Background: an optimization exercise with open tools, aiming at small area, a short achievable clock period and few clock cycles. Do not read the settings as production practice.
The RTL was checked by simulation tests, not by an equivalence proof against the original design.
The series may have gaps, and a smaller design here may also do less where the tests do not look.
Power figures rest on the tool's default switching activity, not on a simulated workload.

**design/flow/run.sh**
```bash
#!/bin/bash
# synth_recipe.tcl (not shown) runs the flow's synth.tcl, then flattens the netlist and writes it again
# the make line also repeats each setting of config.mk as NAME=value (left out here)
make -C /OpenROAD-flow-scripts/flow DESIGN_CONFIG=/design/flow/config.mk WORK_HOME=/design/flow/orfs CLKGATE_MAP_FILE= SYNTH_SCRIPT=/design/flow/synth_recipe.tcl finish
```
**design/flow/config.mk**
```make
export PLATFORM = sky130hd
export DESIGN_NAME = RSA_ALGORITHM
export DESIGN_NICKNAME = RSA_ALGORITHM
export VERILOG_FILES = /design/flow/design.v
export SDC_FILE = /design/flow/constraint.sdc
export NUM_CORES = 4
export LEC_CHECK = 0
export CAP_MARGIN = 30
export CORE_MARGIN = 2
export CORE_UTILIZATION = 30
export SLEW_MARGIN = 50
```
**design/flow/constraint.sdc**
```tcl
create_clock -name core_clock -period 22.0 [get_ports {clk}]
set_input_delay 4.4000 -clock core_clock [delete_from_list [all_inputs] [get_ports {clk}]]
set_output_delay 4.4000 -clock core_clock [all_outputs]
set_load 0.01 [all_outputs]
```
**design/flow/design.v**
```verilog
module mod_operationrsa(
    input clk,
    input reset,
    input op_rdy,
    input [255:0] in1,
    input [255:0] in2,
    input [255:0] modn,
    output reg [255:0] out,
    output reg out_rdy
);
    reg [255:0] tmp1;
    reg [255:0] tmp2;
    reg [8:0] cnt;
    reg start;
    wire [257:0] s1 = {1'b0, out, 1'b0} + (tmp1[255] ? {2'b00, tmp2} : 258'd0);
    wire [258:0] d1 = {1'b0, s1} - {3'b000, modn};
    wire [257:0] s2 = d1[258] ? s1 : d1[257:0];
    wire [258:0] d2 = {1'b0, s2} - {3'b000, modn};
    wire [255:0] r  = d2[258] ? s2[255:0] : d2[255:0];
    always @(posedge clk) begin
        if (~reset) begin
            out_rdy <= 1'b0;
            start <= 1'b0;
        end else begin
            out_rdy <= 1'b0;
            if (op_rdy && ~start) begin
                tmp1 <= in1;
                tmp2 <= in2;
                out <= 256'd0;
                cnt <= 9'd0;
                start <= 1'b1;
            end else if (start) begin
                out <= r;
                tmp1 <= {tmp1[254:0], 1'b0};
                cnt <= cnt + 9'd1;
                if (cnt == 9'd255) begin
                    out_rdy <= 1'b1;
                    start <= 1'b0;
                end
            end
        end
    end
endmodule
module power_process(
    input clk,
    input reset,
    input in_rdy,
    input [255:0] data1,
    input [255:0] data2,
    input [255:0] modn,
    output reg [255:0] out,
    output reg out_rdy
);
    localparam S_IDLE = 3'd0, S_RED = 3'd1, S_SQ = 3'd2, S_MUL = 3'd3,
               S_NEXT = 3'd4;
    reg [2:0] state;
    reg [255:0] base;
    reg [255:0] ebits;
    reg [8:0] count;
    reg mm_go;
    wire [255:0] mm_a = (state == S_RED) ? data1 : out;
    wire [255:0] mm_b = (state == S_RED) ? 256'd1 : (state == S_MUL) ? base : out;
    wire [255:0] mm_out;
    wire mm_rdy;
    mod_operationrsa mm (
        .clk(clk),
        .reset(reset),
        .op_rdy(mm_go),
        .in1(mm_a),
        .in2(mm_b),
        .modn(modn),
        .out(mm_out),
        .out_rdy(mm_rdy)
    );
    always @(posedge clk) begin
        if (~reset) begin
            state <= S_IDLE;
            out_rdy <= 1'b0;
            mm_go <= 1'b0;
        end else begin
            out_rdy <= 1'b0;
            mm_go <= 1'b0;
            case (state)
                S_IDLE: if (in_rdy) begin
                    ebits <= data2;
                    mm_go <= 1'b1;
                    count <= 9'd0;
                    state <= S_RED;
                end
                S_RED: if (mm_rdy) begin
                    base <= mm_out;
                    out <= 256'd1;
                    mm_go <= 1'b1;
                    state <= S_SQ;
                end
                S_SQ: if (mm_rdy) begin
                    out <= mm_out;
                    if (ebits[255]) begin
                        mm_go <= 1'b1;
                        state <= S_MUL;
                    end else begin
                        state <= S_NEXT;
                    end
                end
                S_MUL: if (mm_rdy) begin
                    out <= mm_out;
                    state <= S_NEXT;
                end
                S_NEXT: begin
                    ebits <= {ebits[254:0], 1'b0};
                    count <= count + 9'd1;
                    if (count == 9'd255) begin
                        out_rdy <= 1'b1;
                        state <= S_IDLE;
                    end else begin
                        mm_go <= 1'b1;
                        state <= S_SQ;
                    end
                end
                default: state <= S_IDLE;
            endcase
        end
    end
endmodule
module Encryption_Valid (
    input clk,
    input reset,
    input start,
    input [127:0] P,
    input [127:0] Q,
    input [255:0] E,
    output reg done,
    output reg Encryption_key_valid,
    output reg [255:0] N,
    output reg [255:0] T
);
    localparam S_IDLE = 2'd0, S_MUL = 2'd1, S_CHK = 2'd2, S_GCD = 2'd3;
    reg [1:0] state;
    reg [127:0] pm;
    reg [127:0] pm1;
    reg [7:0] cnt;
    reg pq_ok;
    reg [255:0] ga;
    reg [255:0] gb;
    wire [128:0] sum_n = {1'b0, N[255:128]} + (N[0] ? {1'b0, pm} : 129'd0);
    wire [128:0] sum_t = {1'b0, T[255:128]} + (T[0] ? {1'b0, pm1} : 129'd0);
    wire [256:0] gdiff = {1'b0, gb} - {1'b0, ga};
    always @(posedge clk) begin
        if (~reset) begin
            state <= S_IDLE;
            done <= 1'b0;
            Encryption_key_valid <= 1'b0;
        end else begin
            done <= 1'b0;
            case (state)
                S_IDLE: if (start) begin
                    pm <= P;
                    pm1 <= P - 128'd1;
                    N <= {128'd0, Q};
                    T <= {128'd0, Q - 128'd1};
                    pq_ok <= P[0] && Q[0] && (P > 128'd1) && (Q > 128'd1);
                    cnt <= 8'd0;
                    state <= S_MUL;
                end
                S_MUL: begin
                    N <= {sum_n, N[127:1]};
                    T <= {sum_t, T[127:1]};
                    cnt <= cnt + 8'd1;
                    if (cnt == 8'd127)
                        state <= S_CHK;
                end
                S_CHK: begin
                    if (pq_ok && E[0] && (E > 256'd1) && (E < T)) begin
                        ga <= E;
                        gb <= T;
                        state <= S_GCD;
                    end else begin
                        Encryption_key_valid <= 1'b0;
                        done <= 1'b1;
                        state <= S_IDLE;
                    end
                end
                S_GCD: begin
                    if (gb == 256'd0) begin
                        Encryption_key_valid <= (ga == 256'd1);
                        done <= 1'b1;
                        state <= S_IDLE;
                    end else if (~gb[0]) begin
                        gb <= {1'b0, gb[255:1]};
                    end else if (~gdiff[256]) begin
                        gb <= gdiff[255:0];
                    end else begin
                        ga <= gb;
                        gb <= ga - gb;
                    end
                end
            endcase
        end
    end
endmodule
module RSA_ALGORITHM(
    input clk,
    input reset,
    input [255:0] Encryption_key,
    input [127:0] Prime_Number1,
    input [127:0] Prime_Number2,
    input [255:0] MESSAGE,  
    input data_rdy,         
    output reg [255:0] ENCRY_DATA,  
    output reg ENCRY_RDY    
);
    localparam S_IDLE = 2'd0, S_VALID = 2'd1, S_POWER = 2'd2;
    reg [1:0] state;
    reg [255:0] key;
    reg [255:0] msg;
    reg power_rdy;
    wire [255:0] N;
    wire [255:0] T;
    wire Encryption_key_valid;
    wire valid_done;
    wire [255:0] power_out;
    wire power_out_rdy;
    wire start_req = (state == S_IDLE) && data_rdy;
    Encryption_Valid Valid(
        .clk(clk),
        .reset(reset),
        .start(start_req),
        .P(Prime_Number1),
        .Q(Prime_Number2),
        .E(key),
        .done(valid_done),
        .Encryption_key_valid(Encryption_key_valid),
        .N(N),
        .T(T)
    );
    power_process power_inst (
        .clk(clk),
        .reset(reset),
        .in_rdy(power_rdy),
        .data1(msg),
        .data2(key),
        .modn(N),
        .out(power_out),
        .out_rdy(power_out_rdy)
    );
    always @(posedge clk) begin
        if (start_req) begin
            key <= Encryption_key;
            msg <= MESSAGE;
        end
    end
    always @(posedge clk) begin
        if (~reset) begin
            state <= S_IDLE;
            ENCRY_RDY <= 1'b0;
            power_rdy <= 1'b0;
        end else begin
            ENCRY_RDY <= 1'b0;
            power_rdy <= 1'b0;
            case (state)
                S_IDLE: if (data_rdy) state <= S_VALID;
                S_VALID: if (valid_done) begin
                    if (Encryption_key_valid) begin
                        power_rdy <= 1'b1;
                        state <= S_POWER;
                    end else begin
                        ENCRY_DATA <= 256'd0;
                        ENCRY_RDY <= 1'b1;
                        state <= S_IDLE;
                    end
                end
                S_POWER: if (power_out_rdy) begin
                    ENCRY_DATA <= power_out;
                    ENCRY_RDY <= 1'b1;
                    state <= S_IDLE;
                end
                default: state <= S_IDLE;
            endcase
        end
    end
endmodule
```
Run 1, clock network drawn from the DEF:
Scale bar: 200 um.
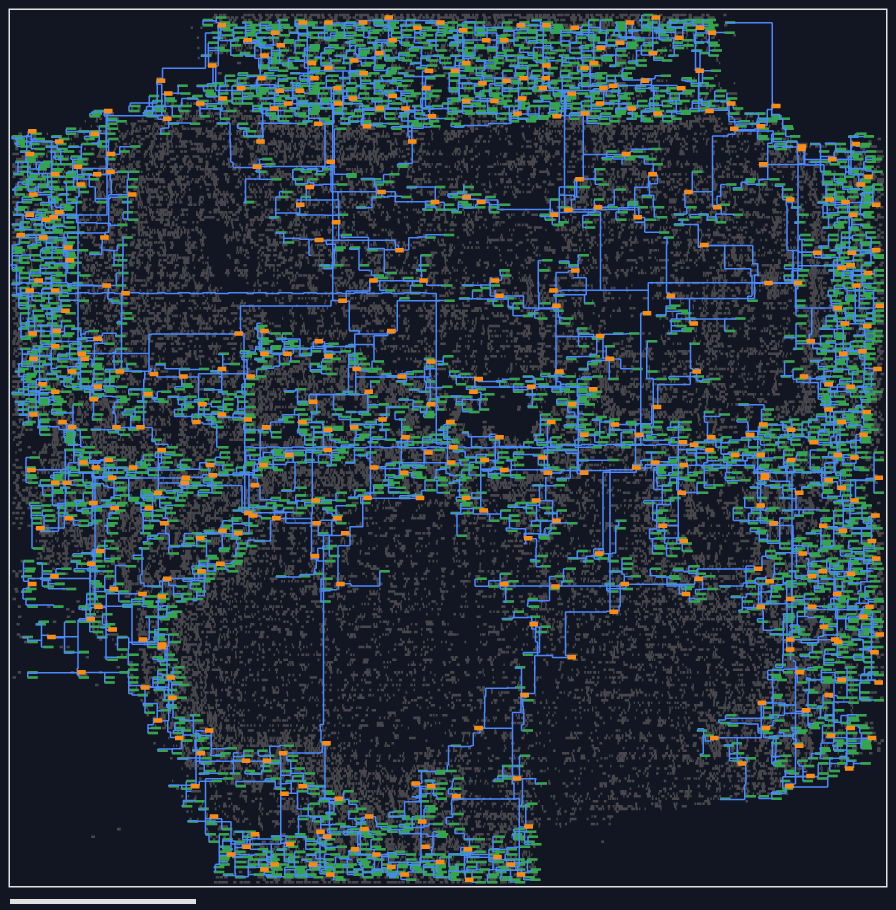
cells driving clock nets: marked orange, count 440. flip-flops: marked green, count 3626. clock wires: marked blue, length 60.0 mm.
There are 441 routed clock nets. Position of the flops: all over the die.

Run 1, routing congestion:
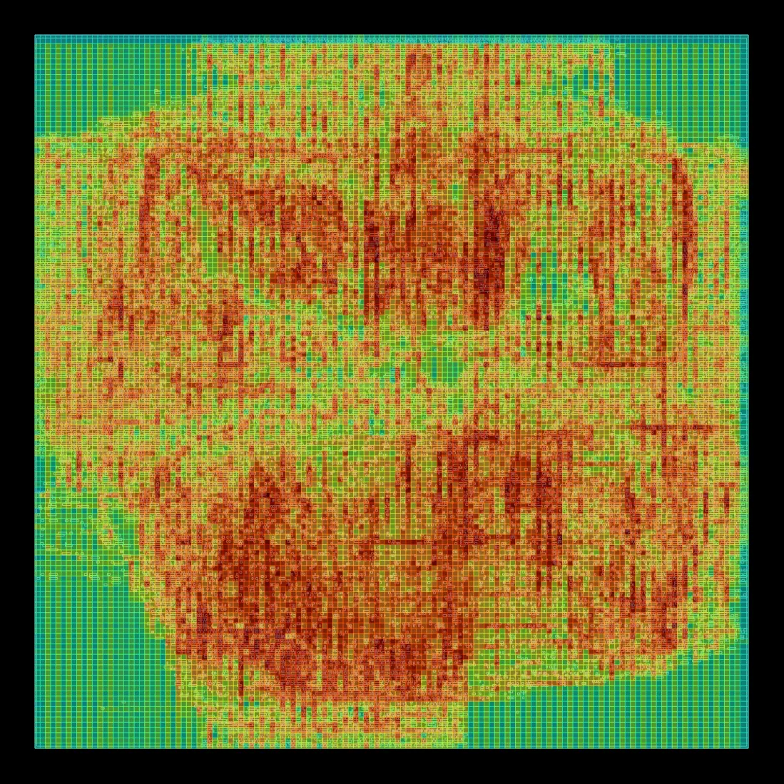
total global routing track utilization: 0.3129
Global Route met2 Usage: 0.4646
final core occ: 0.3501

Run 1, placement density heat map:
24 x 24 tiles, from dark purple (low) to yellow (high), 0 to 100% covered.
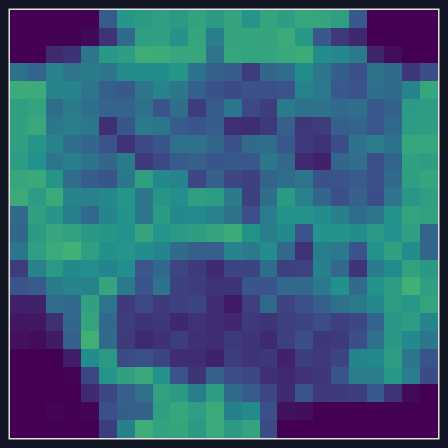
The densest ninth of the die: left middle. The fullest tile reaches 64%. 10% of the tiles are nearly empty. The mean over all tiles is 33%. The emptiest ninth of the die: bottom left.

Run 1, M1 wires:
Scale bar: 200 um.
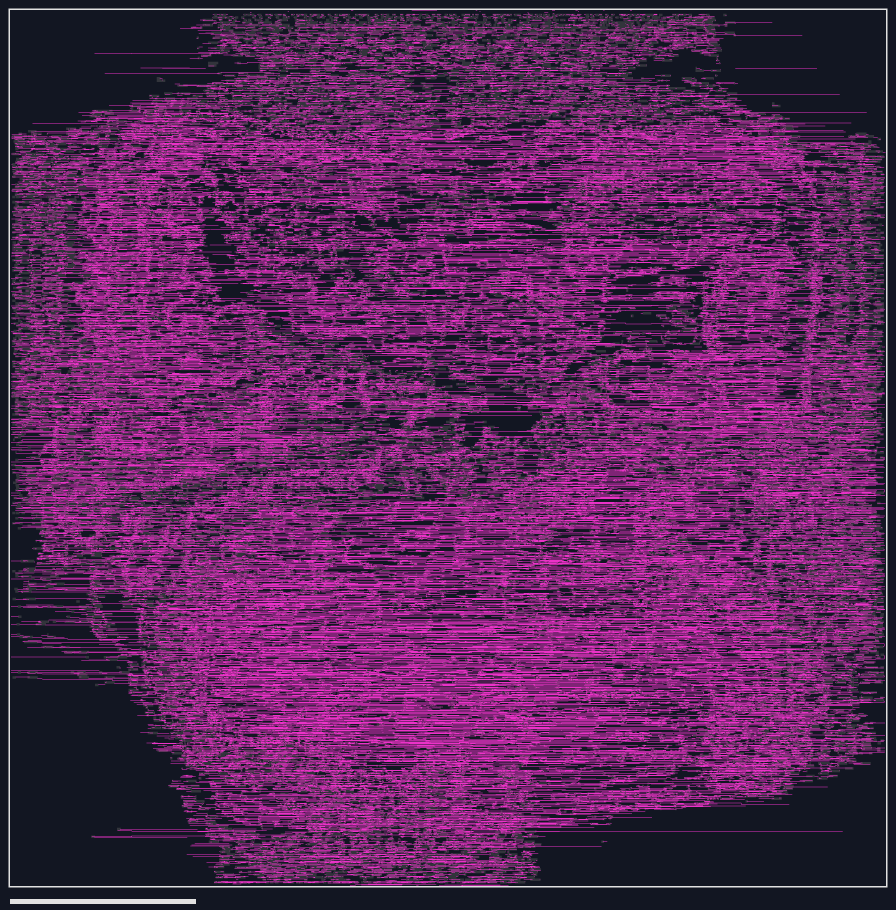
The wires run mostly horizontal. The longest straight run is 331 um.
total vias in the final route: 251300
final WL: 1462000 um
M1 GR Usage: 0.4137

[run 1: cell usage in the layout, fill, tap and decap left out, types with 66 or more instances in the layout]
cell,n
nand2_1,4786
a21oi_1,3724
edfxtp_1,3611
o21ai_0,2498
nor2_1,2438
ha_1,1798
inv_1,1554
and2_1,1077
clkdlybuf4s50_1,983
xnor2_1,907
a21o_1,724
nand4_1,723
o21bai_1,583
xor2_1,545
buf_4,445
a31oi_1,444
clkbuf_16,442
nor3_1,430
nor4_1,268
nand3_1,258
o211ai_1,215
o21a_1,191
nand2b_1,191
mux2i_1,187
o21ai_1,175
nor2b_1,166
a211oi_1,159
or3_1,124
diode_2,118
o31ai_1,112
a21boi_0,109
buf_6,106
or2_2,98
and3_1,83
clkinv_1,79
clkinv_2,73
nor4_2,70
a21oi_2,70
clkbuf_1,66
[run 1: cells by family (layout without fill, tap and decap cells)]
logic type | count (synthesis) | after routing | synth area share
xor+xnor | 1473 | 1473 | 0.04883
fa+ha+maj | 1806 | 1806 | 0.08573
mux | 205 | 205 | 0.007833
simple gates | 11000 | 11000 | 0.1894
buf+inv | 3097 | 4048 | 0.04502
other cells | 0 | 118 | 0
flops | 3626 | 3626 | 0.4116
compound gates | 9599 | 9599 | 0.2116
==> flow_metrics.tcl, run 1 <==
set metrics [dict create \
    max_clock_freq_ghz 0.05079 \
    rr_endpoint "power_inst.mm.out[40]" \
    syn_area_per_cell_um2 8.576 \
    areaGrowthSynthToFinish_pct 16.30 \
    grt_pass1_wl_um 1965000 \
    yosysSeqAreaShare 0.4116 \
    seqAreaFraction 0.3539 \
    drive_gt1_frac 0.06373 \
    min_delay_path_depth 0 \
    die_area_um2 888200 \
    dp_cells 42510 \
    post_cts_buffers 0 \
    dp_hpwl_um 1224000 \
    placed_area_um2 291400 \
    comb_power_share 0.201 \
    cts_resized 0 \
    detail_route.vias_per_cell 5.781 \
    largestPowerGroup "registers" \
    seq_cell_count 3626 \
    ys_ff_latch 3626 \
    crit_type "reg2reg" \
    endpoint_kind "flop" \
    num_tap_cells 11590 \
    cts_tree "yes" \
    rsz0062_at_grt "no" \
    seqPwrFrac 0.410 \
    async_flop_share 0 \
    grt_pass1_vias 237900 \
    syn_area_um2 264200 \
    avgRoutedWirePerCell_um 33.64 \
    clockBufferCount 510 \
    synth_enable_flop_cells 3611 \
    buffer_area_frac 0.05340 \
    post-place-ws_ns 3.020 \
    period_share 0.8949 \
    r2r_start "power_inst.mm.tmp1[255]" \
    slowest_stage "a21oi_1" \
    max_slew_margin 0.3850 \
    crit_start "power_inst.mm.tmp1[255]" \
    fin_area_um2 307300 \
    hp-start "power_inst.mm.out[192]" \
    nNonClkInverters 1557 \
    fillers 91150 \
    htreeDepth 5 \
    antenna_left 0 \
    crit_family "simple AND/OR/NAND/NOR gates" \
    rr_worst_depth 66 \
    synth.distinct_cells 108 \
    drc 0 \
    run_status "timing/DRC/antenna clean" \
    finalNonFillerCells 43470 \
    clkSinkCount 3626 \
    place.gp.congestion 1.101 \
    root_buffer "clkbuf_16" \
    p_sw_frac 0.3123 \
    chipWidth_um 942.4 \
    synthTopCellsByCount "4792 x nand2_1, 3800 x a21oi_1, 3611 x edfxtp_1, 2650 x o21ai_0, 2479 x nor2_1" \
    syn_inst 30810 \
    clock_area_frac 0.04821 \
    cts_buffers 440 \
    whs_endpoint "power_inst.base[192]" \
    hold_viol 0 \
    crit_path_max_incr_delay_ns 0.69 \
    antenna_cells 118 \
    critPathLaunchType "flop" \
    coreArea_um2 877600 \
    overflow 0 \
    dominant_cells "multi-input gates" \
    synth_top_cell_by_area "edfxtp_1" \
]
Testbench counts for the RTL of run 1, summed over its fixed seeds: cycles 2,198,556.
==> run 2: a larger rewrite; changed files in full <==
==> design/flow/design.v <==
module mm_tree #(parameter J = 6, parameter W = 264) (
    input [J-1:0] a,
    input [J-1:0] q,
    input [W-1:0] s,
    input [W-1:0] c,
    input cin,
    input [W-1:0] b,
    input [W-1:0] n,
    input [W-1:0] bn,
    output [W-1:0] so,
    output [W-1:0] co,
    output [J-1:0] ls,
    output [J-1:0] lc
);
    localparam WT = W + J;
    localparam NV = J + 2;
    wire [WT-1:0] v [0:NV-1];
    assign v[0] = {{J{1'b0}}, s};
    assign v[1] = {{J{1'b0}}, c};
    genvar t;
    generate for (t = 0; t < J; t = t + 1) begin : pp
        wire [W-1:0] sel = a[t] ? (q[t] ? bn : b) : (q[t] ? n : {W{1'b0}});
        if (t == 1)
            assign v[2+t] = {{(J-t){1'b0}}, sel, 1'b0} | {{(WT-1){1'b0}}, cin};
        else
            assign v[2+t] = ({{J{1'b0}}, sel} << t);
    end endgenerate
    function [2*WT-1:0] csa;
        input [WT-1:0] x, y, z;
        begin
            csa[WT-1:0] = x ^ y ^ z;
            csa[2*WT-1:WT] = {(x[WT-2:0] & y[WT-2:0]) | (x[WT-2:0] & z[WT-2:0]) |
                              (y[WT-2:0] & z[WT-2:0]), 1'b0};
        end
    endfunction
    wire [WT-1:0] r1a, r1b, r1c, r1d;
    wire [WT-1:0] r2a, r2b, r2c, r2d;
    wire [WT-1:0] r3a, r3b;
    wire [WT-1:0] r4a, r4b;
    generate if (J == 6) begin : t6
        assign {r1b, r1a} = csa(v[0], v[1], v[2]);
        assign {r1d, r1c} = csa(v[3], v[4], v[5]);
        assign {r2b, r2a} = csa(r1a, r1b, r1c);
        assign {r2d, r2c} = csa(r1d, v[6], v[7]);
        assign {r3b, r3a} = csa(r2a, r2b, r2c);
        assign {r4b, r4a} = csa(r3a, r3b, r2d);
    end else begin : tlin
        wire [WT-1:0] ls_ [0:NV-2];
        wire [WT-1:0] lc_ [0:NV-2];
        assign ls_[0] = v[0];
        assign lc_[0] = v[1];
        genvar i;
        for (i = 0; i < NV - 2; i = i + 1) begin : lin
            assign {lc_[i+1], ls_[i+1]} = csa(ls_[i], lc_[i], v[i+2]);
        end
        assign r4a = ls_[NV-2];
        assign r4b = lc_[NV-2];
    end endgenerate
    assign so = r4a[WT-1:J];
    assign co = r4b[WT-1:J];
    assign ls = r4a[J-1:0];
    assign lc = r4b[J-1:0];
endmodule
module cpa #(parameter W = 258) (
    input [W-1:0] a,
    input [W-1:0] b,
    input cin,
    output [W-1:0] y
);
    wire [W:0] sum = {a, 1'b1} + {b, cin};
    assign y = sum[W:1];
endmodule
module RSA_ALGORITHM(
    input clk,
    input reset,
    input [255:0] Encryption_key,
    input [127:0] Prime_Number1,
    input [127:0] Prime_Number2,
    input [255:0] MESSAGE,
    input data_rdy,
    output [255:0] ENCRY_DATA,
    output reg ENCRY_RDY
);
    localparam J  = 6;              
    localparam MD = 44;             
    localparam RB = J * MD;         
    localparam W  = RB;             
    localparam PD = (128 + J - 1) / J;   
    localparam PB = J * PD;
    localparam K0 = RB + RB / 2;    
    localparam GN = (W + 15) / 16;  
    localparam S_IDLE = 0, S_CHK = 1, S_TPASS = 2, S_TCONV = 3, S_LT = 4,
               S_GCD = 5, S_GEND = 6, S_NPASS = 7, S_NCONV = 8, S_NSAVE = 9,
               S_NT = 10, S_NTC = 11, S_R2I = 12, S_R2 = 13, S_R2F = 14,
               S_R2E = 15, S_BNC = 16, S_MM = 17, S_CONV = 18, S_RED = 19,
               S_REDF = 20, S_OUT = 21, S_FAIL = 22, NS = 23;
    localparam OP_TOM = 3'd0, OP_SQ = 3'd1, OP_MUL = 3'd2, OP_FROM = 3'd3,
               OP_PRE = 3'd4;
    reg [NS-1:0] st;
    reg [2:0] op;
    reg [8:0] cnt;
    reg [255:0] Re;       
    reg [RB-1:0] Rm;      
    reg [127:0] Rp;       
    reg [PB-1:0] Rq;      
    reg [W-1:0] Rn;       
    reg [W-1:0] X;        
    reg [W-1:0] Ss;       
    reg [W-1:0] Sc;
    reg [J-1:0] Ls;       
    reg [J-1:0] Lc;
    reg [W-1:0] BN;       
    reg [J-1:0] dig;      
    reg [J-1:0] dig2;     
    reg [J-1:0] ab;       
    reg [8:0] al;         
    reg [8:0] be;
    reg norm;             
    reg cv;               
    reg inv_r;            
    reg lnzr;             
    assign ENCRY_DATA = Re;
    wire mont = st[S_MM];
    wire [J:0] lsum = {1'b0, Ls} + {1'b0, Lc};
    wire lcar = lsum[J];                
    wire [J-1:0] qd = mont ? (Ss[J-1:0] + Sc[J-1:0] + ab + {{(J-1){1'b0}}, lnzr}) : {J{1'b0}};
    wire [W-1:0] dso;
    wire [W-1:0] dco;
    wire [J-1:0] dls;
    wire [J-1:0] dlc;
    mm_tree #(.J(J), .W(W)) tree (
        .a(dig), .q(qd), .s(Ss), .c(Sc), .cin(lcar), .b(X), .n(Rn), .bn(BN),
        .so(dso), .co(dco), .ls(dls), .lc(dlc));
    wire rneg = Rn[W-1];
    wire [W-1:0] I1 = cv ? Ss : Rn;
    wire [W-1:0] I2 = cv ? Sc : (X ^ {W{inv_r}});
    wire [W-1:0] Y;
    cpa #(.W(W)) add (.a(I1), .b(I2), .cin(cv ? lcar : inv_r), .y(Y));
    wire [1:0] gn_b = !Rn[0] ? (Rn[1] ? Rn[2:1] : Rn[3:2]) : Y[3:2];
    wire [1:0] gn_a = (Rn[0] && (be < al)) ? Rn[1:0] : X[1:0];
    wire gn_inv = ((gn_b + gn_a) != 2'd0);
    wire yneg = Y[W-1];
    wire [5:0] nidx = cnt[5:0] + 6'd2;
    wire [J*(MD+2)-1:0] xpad = {{(2*J){1'b0}}, X};
    wire [J-1:0] xdig = xpad[J*nidx +: J];
    reg [J-1:0] ndig2;
    always @(*) begin
        case (op)
            OP_SQ, OP_PRE: ndig2 = xdig;
            OP_FROM: ndig2 = {J{1'b0}};
            default: ndig2 = Rm[3*J-1:2*J];
        endcase
    end
    wire [2*J-1:0] nab = dig2 * X[J-1:0];
    reg [J-1:0] d0;
    reg [J-1:0] d1;
    always @(*) begin
        case (op)
            OP_SQ, OP_PRE: begin d0 = X[J-1:0]; d1 = X[2*J-1:J]; end
            OP_FROM: begin d0 = {{(J-1){1'b0}}, 1'b1}; d1 = {J{1'b0}}; end
            default: begin d0 = Rm[J-1:0]; d1 = Rm[2*J-1:J]; end
        endcase
    end
    wire [2*J-1:0] nab0 = d0 * X[J-1:0];
    reg [J-1:0] nprime;
    always @(*) begin
        case (Rn[J-1:1])
            5'd0: nprime = 6'd63;
            5'd1: nprime = 6'd21;
            5'd2: nprime = 6'd51;
            5'd3: nprime = 6'd9;
            5'd4: nprime = 6'd7;
            5'd5: nprime = 6'd29;
            5'd6: nprime = 6'd59;
            5'd7: nprime = 6'd17;
            5'd8: nprime = 6'd15;
            5'd9: nprime = 6'd37;
            5'd10: nprime = 6'd3;
            5'd11: nprime = 6'd25;
            5'd12: nprime = 6'd23;
            5'd13: nprime = 6'd45;
            5'd14: nprime = 6'd11;
            5'd15: nprime = 6'd33;
            5'd16: nprime = 6'd31;
            5'd17: nprime = 6'd53;
            5'd18: nprime = 6'd19;
            5'd19: nprime = 6'd41;
            5'd20: nprime = 6'd39;
            5'd21: nprime = 6'd61;
            5'd22: nprime = 6'd27;
            5'd23: nprime = 6'd49;
            5'd24: nprime = 6'd47;
            5'd25: nprime = 6'd5;
            5'd26: nprime = 6'd35;
            5'd27: nprime = 6'd57;
            5'd28: nprime = 6'd55;
            5'd29: nprime = 6'd13;
            5'd30: nprime = 6'd43;
            5'd31: nprime = 6'd1;
            default: nprime = {J{1'b0}};
        endcase
    end
    wire pq_ok = Rp[0] && Rq[0] && (|Rp[127:1]) && (|Rq[127:1]);
    wire e_ok = Re[0] && (|Re[255:1]);
    wire a_unit = (X[W-1:1] == {(W-1){1'b0}} || X[W-1:1] == {(W-1){1'b1}}) && X[0];
    wire b_zero = ~|Rn;
    wire e_rest = |Re[254:0];
    wire [GN*16-1:0] rnpad = {{(GN*16-W){1'b0}}, Rn};
    reg [4:0] grp;
    reg [3:0] grpe;
    integer k;
    always @(*) begin
        grp = 5'd0;
        grpe = 4'd0;
        for (k = 0; k < GN; k = k + 1)
            if (|rnpad[16*k +: 16]) grp = k[4:0];
        for (k = 0; k < 16; k = k + 1)
            if (|Re[16*k +: 16]) grpe = k[3:0];
    end
    always @(posedge clk) begin
        if (~reset) begin
            st <= {{(NS-1){1'b0}}, 1'b1};
            ENCRY_RDY <= 1'b0;
            norm <= 1'b0;
        end else begin
            ENCRY_RDY <= 1'b0;
            cv <= 1'b0;
            inv_r <= 1'b0;
            if (norm && !Re[255]) Re <= {Re[254:0], 1'b0};
            st <= {NS{1'b0}};
            if (st[S_IDLE]) begin
                Re <= Encryption_key;
                Rm <= {{(RB-256){1'b0}}, MESSAGE};
                Rp <= Prime_Number1;
                Rq <= {{(PB-128){1'b0}}, Prime_Number2};
                norm <= 1'b0;
                if (data_rdy) st[S_CHK] <= 1'b1;
                else st[S_IDLE] <= 1'b1;
            end
            if (st[S_CHK]) begin
                if (pq_ok && e_ok) begin
                    X <= {{(W-128){1'b0}}, Rp[127:1], 1'b0};
                    Ss <= {W{1'b0}};
                    Sc <= {W{1'b0}};
                    Ls <= {J{1'b0}};
                    Lc <= {J{1'b0}};
                    dig <= {Rq[J-1:1], 1'b0};
                    cnt <= 9'd0;
                    st[S_TPASS] <= 1'b1;
                end else
                    st[S_FAIL] <= 1'b1;
            end
            if (st[S_TPASS] | st[S_NPASS]) begin
                Ss <= dso;
                Sc <= dco;
                Ls <= dls;
                Lc <= dlc;
                Rn[PB-1:0] <= {lsum[J-1:0], Rn[PB-1:J]};
                Rq <= {Rq[J-1:0], Rq[PB-1:J]};
                dig <= Rq[2*J-1:J];
                cnt <= cnt + 9'd1;
                if (cnt == PD - 1) begin
                    cv <= 1'b1;
                    st[S_TCONV] <= st[S_TPASS];
                    st[S_NCONV] <= st[S_NPASS];
                end else begin
                    st[S_TPASS] <= st[S_TPASS];
                    st[S_NPASS] <= st[S_NPASS];
                end
            end
            if (st[S_TCONV]) begin
                Rn <= {Y[W-1-PB:0], lsum[J-1:0], Rn[PB-1:J]};
                X <= {{(W-256){1'b0}}, Re};
                al <= {1'b0, grpe, 4'd0} + 9'd16;
                norm <= 1'b1;
                inv_r <= 1'b1;
                st[S_LT] <= 1'b1;
            end
            if (st[S_LT]) begin
                be <= {grp, 4'd0} + 9'd16;
                inv_r <= ((X[1:0] + Rn[1:0]) != 2'd0);
                if (yneg) st[S_FAIL] <= 1'b1;
                else st[S_GCD] <= 1'b1;
            end
            if (st[S_GCD]) begin
                if (b_zero) begin
                    st[S_GEND] <= 1'b1;
                end else begin
                    st[S_GCD] <= 1'b1;
                    inv_r <= gn_inv;
                    if (!Rn[0]) begin
                        if (Rn[1]) begin
                            Rn <= {Rn[W-1], Rn[W-1:1]};
                            be <= be - 9'd1;
                        end else begin
                            Rn <= {{2{Rn[W-1]}}, Rn[W-1:2]};
                            be <= be - 9'd2;
                        end
                    end else begin
                        Rn <= {{2{Y[W-1]}}, Y[W-1:2]};
                        if (be < al) begin
                            X <= Rn;
                            al <= be;
                            be <= al - 9'd1;
                        end else begin
                            be <= be - 9'd1;
                        end
                    end
                end
            end
            if (st[S_GEND]) begin
                if (a_unit) begin
                    X <= {{(W-128){1'b0}}, Rp};
                    Ss <= {W{1'b0}};
                    Sc <= {W{1'b0}};
                    Ls <= {J{1'b0}};
                    Lc <= {J{1'b0}};
                    dig <= Rq[J-1:0];
                    cnt <= 9'd0;
                    st[S_NPASS] <= 1'b1;
                end else
                    st[S_FAIL] <= 1'b1;
            end
            if (st[S_NCONV]) begin
                Rn <= {Y[W-1-PB:0], lsum[J-1:0], Rn[PB-1:J]};
                st[S_NSAVE] <= 1'b1;
            end
            if (st[S_NSAVE]) begin
                Rp <= Rn[127:0];
                Rq <= {{(PB-128){1'b0}}, Rn[255:128]};
                X <= Rn;
                Ss <= {W{1'b0}};
                Sc <= {W{1'b0}};
                Ls <= {J{1'b0}};
                Lc <= {J{1'b0}};
                dig <= nprime;
                st[S_NT] <= 1'b1;
            end
            if (st[S_NT]) begin
                Ss <= dso;
                Sc <= dco;
                Ls <= dls;
                Lc <= dlc;
                cv <= 1'b1;
                st[S_NTC] <= 1'b1;
            end
            if (st[S_NTC]) begin
                Rn <= {Y[W-1-J:0], {J{1'b1}}};
                st[S_R2I] <= 1'b1;
            end
            if (st[S_R2I]) begin
                X <= Rn;
                Rn <= {{(W-1){1'b0}}, 1'b1} << {grp, 4'd1};
                cnt <= K0 - {grp, 4'd0};
                inv_r <= 1'b1;
                st[S_R2] <= 1'b1;
            end
            if (st[S_R2]) begin
                cnt <= cnt - 9'd1;
                if (cnt == 9'd1) begin
                    Rn <= Y;
                    st[S_R2F] <= 1'b1;
                end else begin
                    Rn <= {Y[W-2:0], 1'b0};
                    inv_r <= ~Y[W-1];
                    st[S_R2] <= 1'b1;
                end
            end
            if (st[S_R2F]) begin
                if (rneg) Rn <= Y;
                st[S_R2E] <= 1'b1;
            end
            if (st[S_R2E]) begin
                if (Re[255]) begin
                    norm <= 1'b0;
                    X <= Rn;
                    Rn <= X;
                    op <= OP_PRE;
                    st[S_BNC] <= 1'b1;
                end else
                    st[S_R2E] <= 1'b1;
            end
            if (st[S_BNC]) begin
                BN <= Y;
                Ss <= {W{1'b0}};
                Sc <= {W{1'b0}};
                Ls <= {J{1'b0}};
                Lc <= {J{1'b0}};
                lnzr <= 1'b0;
                cnt <= 9'd0;
                dig <= d0;
                dig2 <= d1;
                ab <= nab0[J-1:0];
                st[S_MM] <= 1'b1;
            end
            if (st[S_MM]) begin
                Ss <= dso;
                Sc <= dco;
                Ls <= dls;
                Lc <= dlc;
                lnzr <= |{dls, dlc};
                cnt <= cnt + 9'd1;
                dig <= dig2;
                dig2 <= ndig2;
                ab <= nab[J-1:0];
                if (op == OP_TOM || op == OP_MUL)
                    Rm <= {Rm[J-1:0], Rm[RB-1:J]};
                if (cnt == MD - 1) begin
                    cv <= 1'b1;
                    st[S_CONV] <= 1'b1;
                end else
                    st[S_MM] <= 1'b1;
            end
            if (st[S_CONV]) begin
                if (op == OP_FROM) begin
                    Rn <= Y;
                    X <= {{(W-261){1'b0}}, Rq[127:0], Rp, 5'd0};
                    cnt <= 9'd6;
                    inv_r <= 1'b1;
                    st[S_RED] <= 1'b1;
                end else begin
                    X <= Y;
                    st[S_BNC] <= 1'b1;
                    if (op == OP_PRE) begin
                        op <= OP_TOM;
                    end else begin
                        if (op == OP_TOM) Rm <= Y;
                        if (op == OP_SQ && Re[255]) begin
                            op <= OP_MUL;
                        end else if (!e_rest) begin
                            op <= OP_FROM;
                        end else begin
                            op <= OP_SQ;
                            Re <= {Re[254:0], 1'b0};
                        end
                    end
                end
            end
            if (st[S_RED]) begin
                Rn <= Y;
                cnt <= cnt - 9'd1;
                if (cnt == 9'd1) begin
                    st[S_REDF] <= 1'b1;
                end else begin
                    inv_r <= ~Y[W-1];
                    X <= {1'b0, X[W-1:1]};
                    st[S_RED] <= 1'b1;
                end
            end
            if (st[S_REDF]) begin
                if (rneg) Rn <= Y;
                st[S_OUT] <= 1'b1;
            end
            if (st[S_OUT]) begin
                Re <= Rn[255:0];
                ENCRY_RDY <= 1'b1;
                st[S_IDLE] <= 1'b1;
            end
            if (st[S_FAIL]) begin
                Re <= 256'd0;
                ENCRY_RDY <= 1'b1;
                st[S_IDLE] <= 1'b1;
            end
        end
    end
endmodule
==> design/flow/config.mk <==
export PLATFORM = sky130hd
export DESIGN_NAME = RSA_ALGORITHM
export DESIGN_NICKNAME = RSA_ALGORITHM
export VERILOG_FILES = /design/flow/design.v
export SDC_FILE = /design/flow/constraint.sdc
export NUM_CORES = 4
export LEC_CHECK = 0
export ABC_CLOCK_PERIOD_IN_PS = 5000
export CAP_MARGIN = 30
export CELL_PAD_IN_SITES_DETAIL_PLACEMENT = 1
export CELL_PAD_IN_SITES_GLOBAL_PLACEMENT = 2
export CORE_MARGIN = 2
export CORE_UTILIZATION = 30
export PLACE_DENSITY = 0.36
export SLEW_MARGIN = 50
export SYNTH_HIERARCHICAL = 1
Run 2, M1 wires:
Scale bar: 200 um.
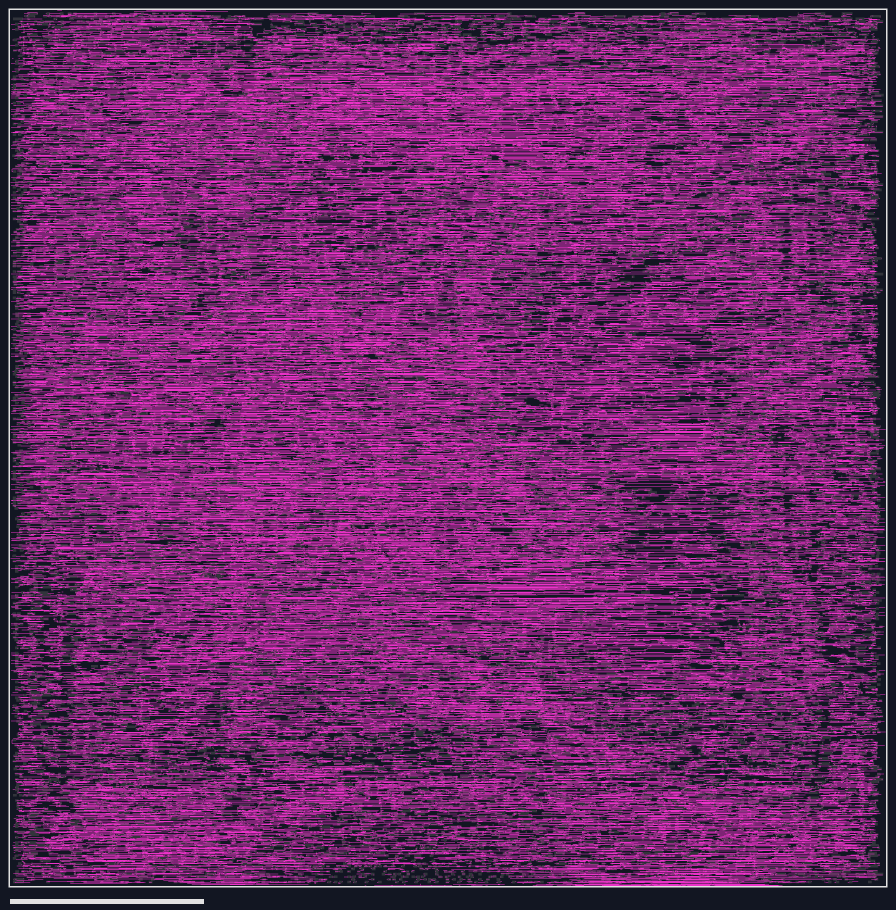
27736 nets have wire on it. The wires run mostly horizontal.

Run 2, routing congestion:
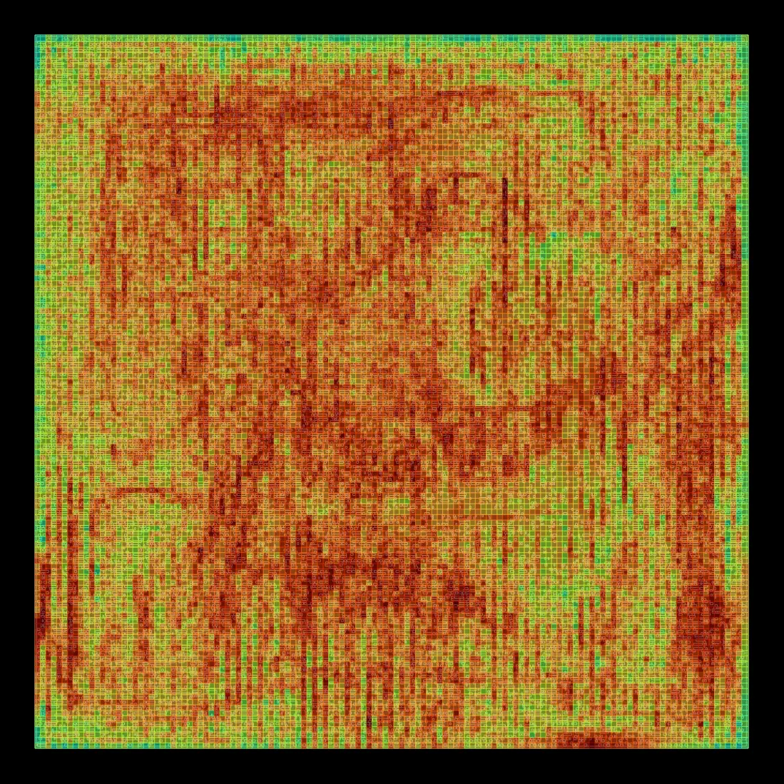
GR met3 Demand/Resource: 0.1306
Global Route met2 Usage: 0.6041
routed length per instance: 47.65 um
total global routing track utilization: 0.4255

==> run 2 against run 1 <==
Largest cell class unchanged. Still clean. Register-to-register slack better by 10 ns. Critical endpoint is now Rn[194]. Critical path depth fell by 42. Sequential power is 32% lower. Area after synthesis decreased by 7.7%. Synthesized cell count decreased by 14%. Non-clock buffer count rose by 958. Sequential share of layout area down 12 points. Wire length rose by 24%. Maximum frequency rose by 100%.
==> flow_metrics.tcl, run 2 <==
set metrics [dict create \
    run_status "timing/DRC/antenna clean" \
    crit_family "simple AND/OR/NAND/NOR gates" \
    die_area_um2 819800 \
    synthFlopType "edfxtp_1" \
    synth_fa_ha_area_frac 0.1483 \
    ys_ff_latch 2193 \
    final-max-slew-violation-count 0 \
    p_sw_frac 0.4781 \
    crit_type "reg2reg" \
    synth_top_cell_by_area "edfxtp_1" \
    setup_viol 0 \
    ctsHoldBuffers 0 \
    yosys.area_share.simple 0.09999 \
    synth_enable_flop_cells 2163 \
    min_period_ns 9.662 \
    comb_power_w 0.0114 \
    slowest_stage "o31ai_4" \
    fin_area_um2 285700 \
    rsz0062_at_grt "no" \
    seqPwrFrac 0.243 \
    cts_resized 0 \
    clk_path_buf_depth 4 \
    grt_max_degree 151 \
    setup_tns_ns 0 \
    grt_pass1_vias 245300 \
    arrival_ns 10.45 \
    yosysSeqAreaShare 0.2689 \
    synth_top_family_by_area "compound AO/OA/AOI/OAI gates" \
    vias 248600 \
    areaGrowthSynthToFinish_pct 17.20 \
    drtIter0Drc 35560 \
    p_switching_w 0.01083 \
    grt_util_met1 0.5721 \
    comb_power_share 0.504 \
    finalNonFillerCells 38150 \
    antenna_found_initial 346 \
    syn_area_um2 243800 \
    synth_warnings 8 \
    worstMarginPinSlew_ns 0.9439 \
    detail_route.vias_per_cell 6.517 \
    worst_ep_required_time_ns 22.79 \
    grt_pass1_wl_um 2396000 \
    first_pass_iters 8 \
    root_buffer "clkbuf_16" \
    post-place-ws_ns 12.41 \
    layout_commonest_cell "nand2_1" \
    antenna_left 0 \
    wirelength_um 1818000 \
    synth.most_common_cell "nand2_1" \
    endpoint_kind "flop" \
    pg_seq_w 0.00550 \
    drc 0 \
    min_path_type "reg2reg" \
    worstPathCellList "buf_6 > buf_6 > buf_12 > buf_6 > mux2_2 > ha_1 > nand4_1 > nor2_1 > nand2_1 > nor2_1 > nand3_1 > nand4_1 > o21ai_1 > o21ai_2 > buf_4 > a31oi_2 > o31ai_4 > xnor2_1 > buf_4 > nand2_1 > nand2_1 > a21oi_1 > a21boi_0 > a21boi_0" \
    internal-power_w 0.01182 \
    final_cell_mix "2939 x nand2_1, 2163 x edfxtp_1, 2100 x a21oi_1" \
    synth_compound_area_frac 0.2337 \
    synth_area_leaders "edfxtp_1 27%, fa_1 13%, a22o_1 4.8%" \
    p_total_w 0.02265 \
    drive_gt1_frac 0.1438 \
    critPathBufInv 6 \
    period_share 0.4392 \
    die_h_um 905.4 \
    fin_skew_ns 0.1254 \
    dp_cells 37320 \
    placed_area_um2 273600 \
    dp_hpwl_um 1400000 \
    htreeDepth 5 \
    p_leak_nw 111.6 \
    layout.nets 29580 \
    max_clock_freq_ghz 0.1035 \
    chipWidth_um 905.4 \
    synth.distinct_cells 118 \
    cts_tree "yes" \
    fp-row-count 331 \
    clk_latency_ns 1.14 \
    clkSinkCount 2193 \
    async_flop_share 0 \
    hold_viol 0 \
    max_slew_margin 0.3707 \
    p_per_area_nw_per_um2 79.29 \
    holdWs_ns 0.4933 \
    ios 1028 \
    cts_buffers 335 \
    syn_area_per_cell_um2 9.180 \
    synth_xor_area_frac 0.02131 \
    peakVddDrop_mv 0.06347 \
    port_buffers 1027 \
    synthTopCellsByCount "2945 x nand2_1, 2163 x edfxtp_1, 2116 x a21oi_1, 1990 x inv_1, 1904 x clkbuf_1" \
    pg_clk_w 0.00574 \
    crit_path_max_incr_delay_ns 0.66 \
    synthMuxAreaShare 0.1479 \
    maxCapViolCount 0 \
    post_cts_buffers 0 \
    clk_pin_slew_ns 0.06 \
    top_usage_layer "met2" \
    setup_ws_ns 12.34 \
    syn_inst 26550 \
    overflow 0 \
    synth_top_area_frac 0.2665 \
    place.gp.congestion 1.040 \
    clkPwrFrac 0.253 \
    worst-path-max-fanout 91 \
    critPathLaunchType "flop" \
    largestPowerGroup "combinational logic" \
]
Testbench counts for the RTL of run 2, summed over its fixed seeds: cycles 121,450.
Run 2, placement density heat map:
23 x 23 tiles, from dark purple (low) to yellow (high), 0 to 100% covered.
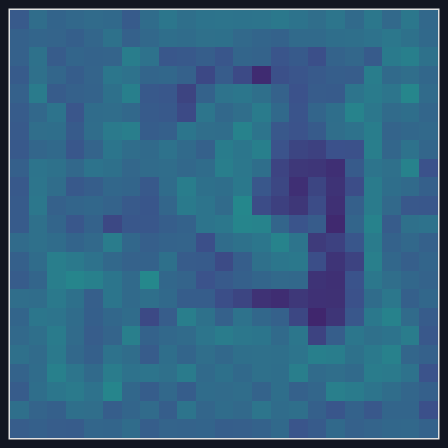
The mean over all tiles is 33%. The fullest tile reaches 47%. The emptiest ninth of the die: right middle.
Initial Util: 0.3006
core area: 810900 um^2
final core occ: 0.3523

Run 2, clock network drawn from the DEF:
Scale bar: 200 um.
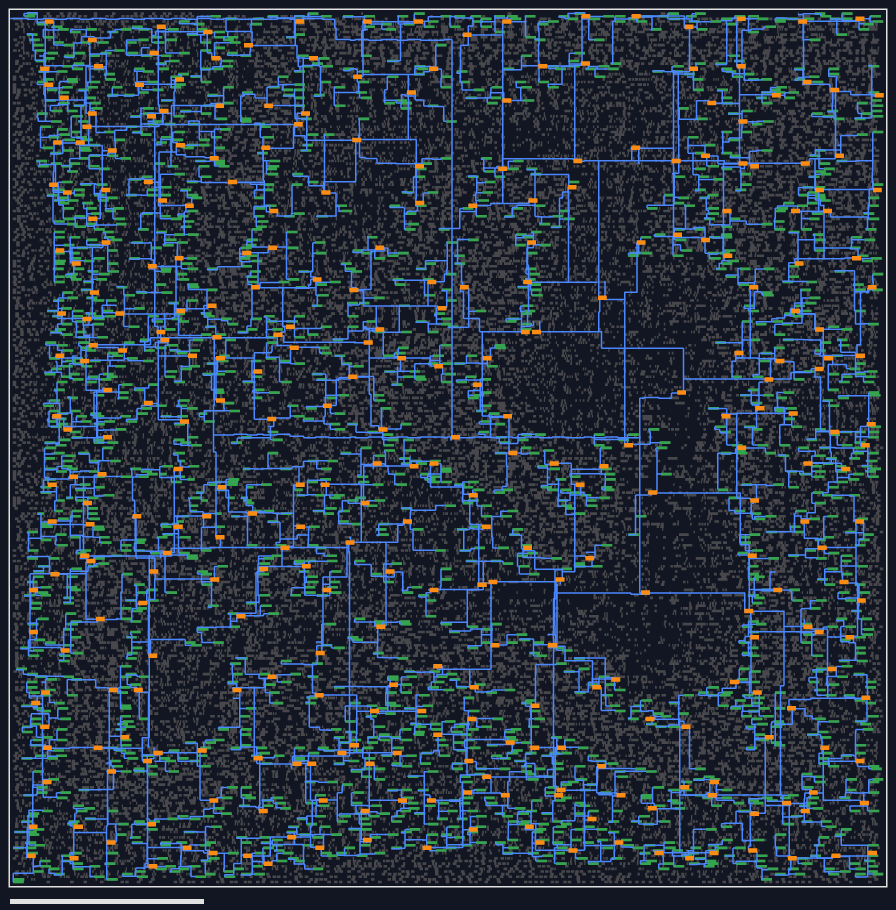
cells driving clock nets: marked orange, count 335. clock wires: marked blue, length 52.0 mm. flip-flops: marked green, count 2193.
There are 336 routed clock nets. Position of the flops: all over the die.

-- run 2: path summary, 6_finish.rpt --
| kind | start | end | slack [ns] | depth (start not counted) |
|---|---|---|---|---|
| max | cv | Rn[194] | 12.34 | 24 |
| min | st[20] | st[21] | 0.49 | 1 |
| min reg2reg | st[20] | st[21] | 0.49 | 1 |
| max reg2reg | cv | Rn[194] | 12.34 | 24 |
-- run 2: cells by family (layout without fill, tap and decap cells) --
logic type / Yosys count / after routing
adders and majority gates: 1933 / 1933
xor gates and xnor gates: 593 / 593
AOI/OAI and AO/OA: 8425 / 8425
buffers and inverters: 4652 / 5236
and+or+nand+nor: 5657 / 5657
muxes: 3099 / 3099
other: 1 / 187
DFF: 2193 / 2193
-- run 2: layer usage --
layer  share of wire  routed length, um
met2            0.41             738600
met5         0.00052                946
met4           0.068             123900
met1            0.42             755300
met3            0.11             199000
-- run 2: layout make-up --
cell class / instances / area (um^2)
antenna: 183 / 457.9
clock buffer: 422 / 8833
clock inverter: 181 / 1939
fill: 91560 / 525200
inverter: 1995 / 7506
multi-input combinational: 19710 / 162300
sequential: 2193 / 65590
tap: 10820 / 13540
timing repair buffer: 2638 / 25520

## re-timing with driven ports
How much do the figures lean on ideal ports? The routed layouts below were timed once more, with nothing changed but the port constraints. Step 1 sets driving cells, clkbuf_16 on the clock port and buf_2 on the other inputs (assumed; they add their load-dependent delay and slew). Step 2 also shifts input and output timing later by t, the mid clock arrival at the registers, as if the neighbouring blocks saw the same clock. Three values: ideal, step 1, step 2; two values: the first two.
run | shift t [ns] | slack for setup (ns) | hold slack, ns | latest minus earliest clock arrival (ns)
run 1 | 1.185 | 2.312 / 2.312 / 2.312 | 0.463 / 0.463 / 0.463 | 0.144 / 0.144
run 2 | 1.248 | 12.338 / 12.338 / 12.338 | 0.493 / 0.493 / 0.493 | 0.125 / 0.126
After both steps setup and hold are still met in every run listed.
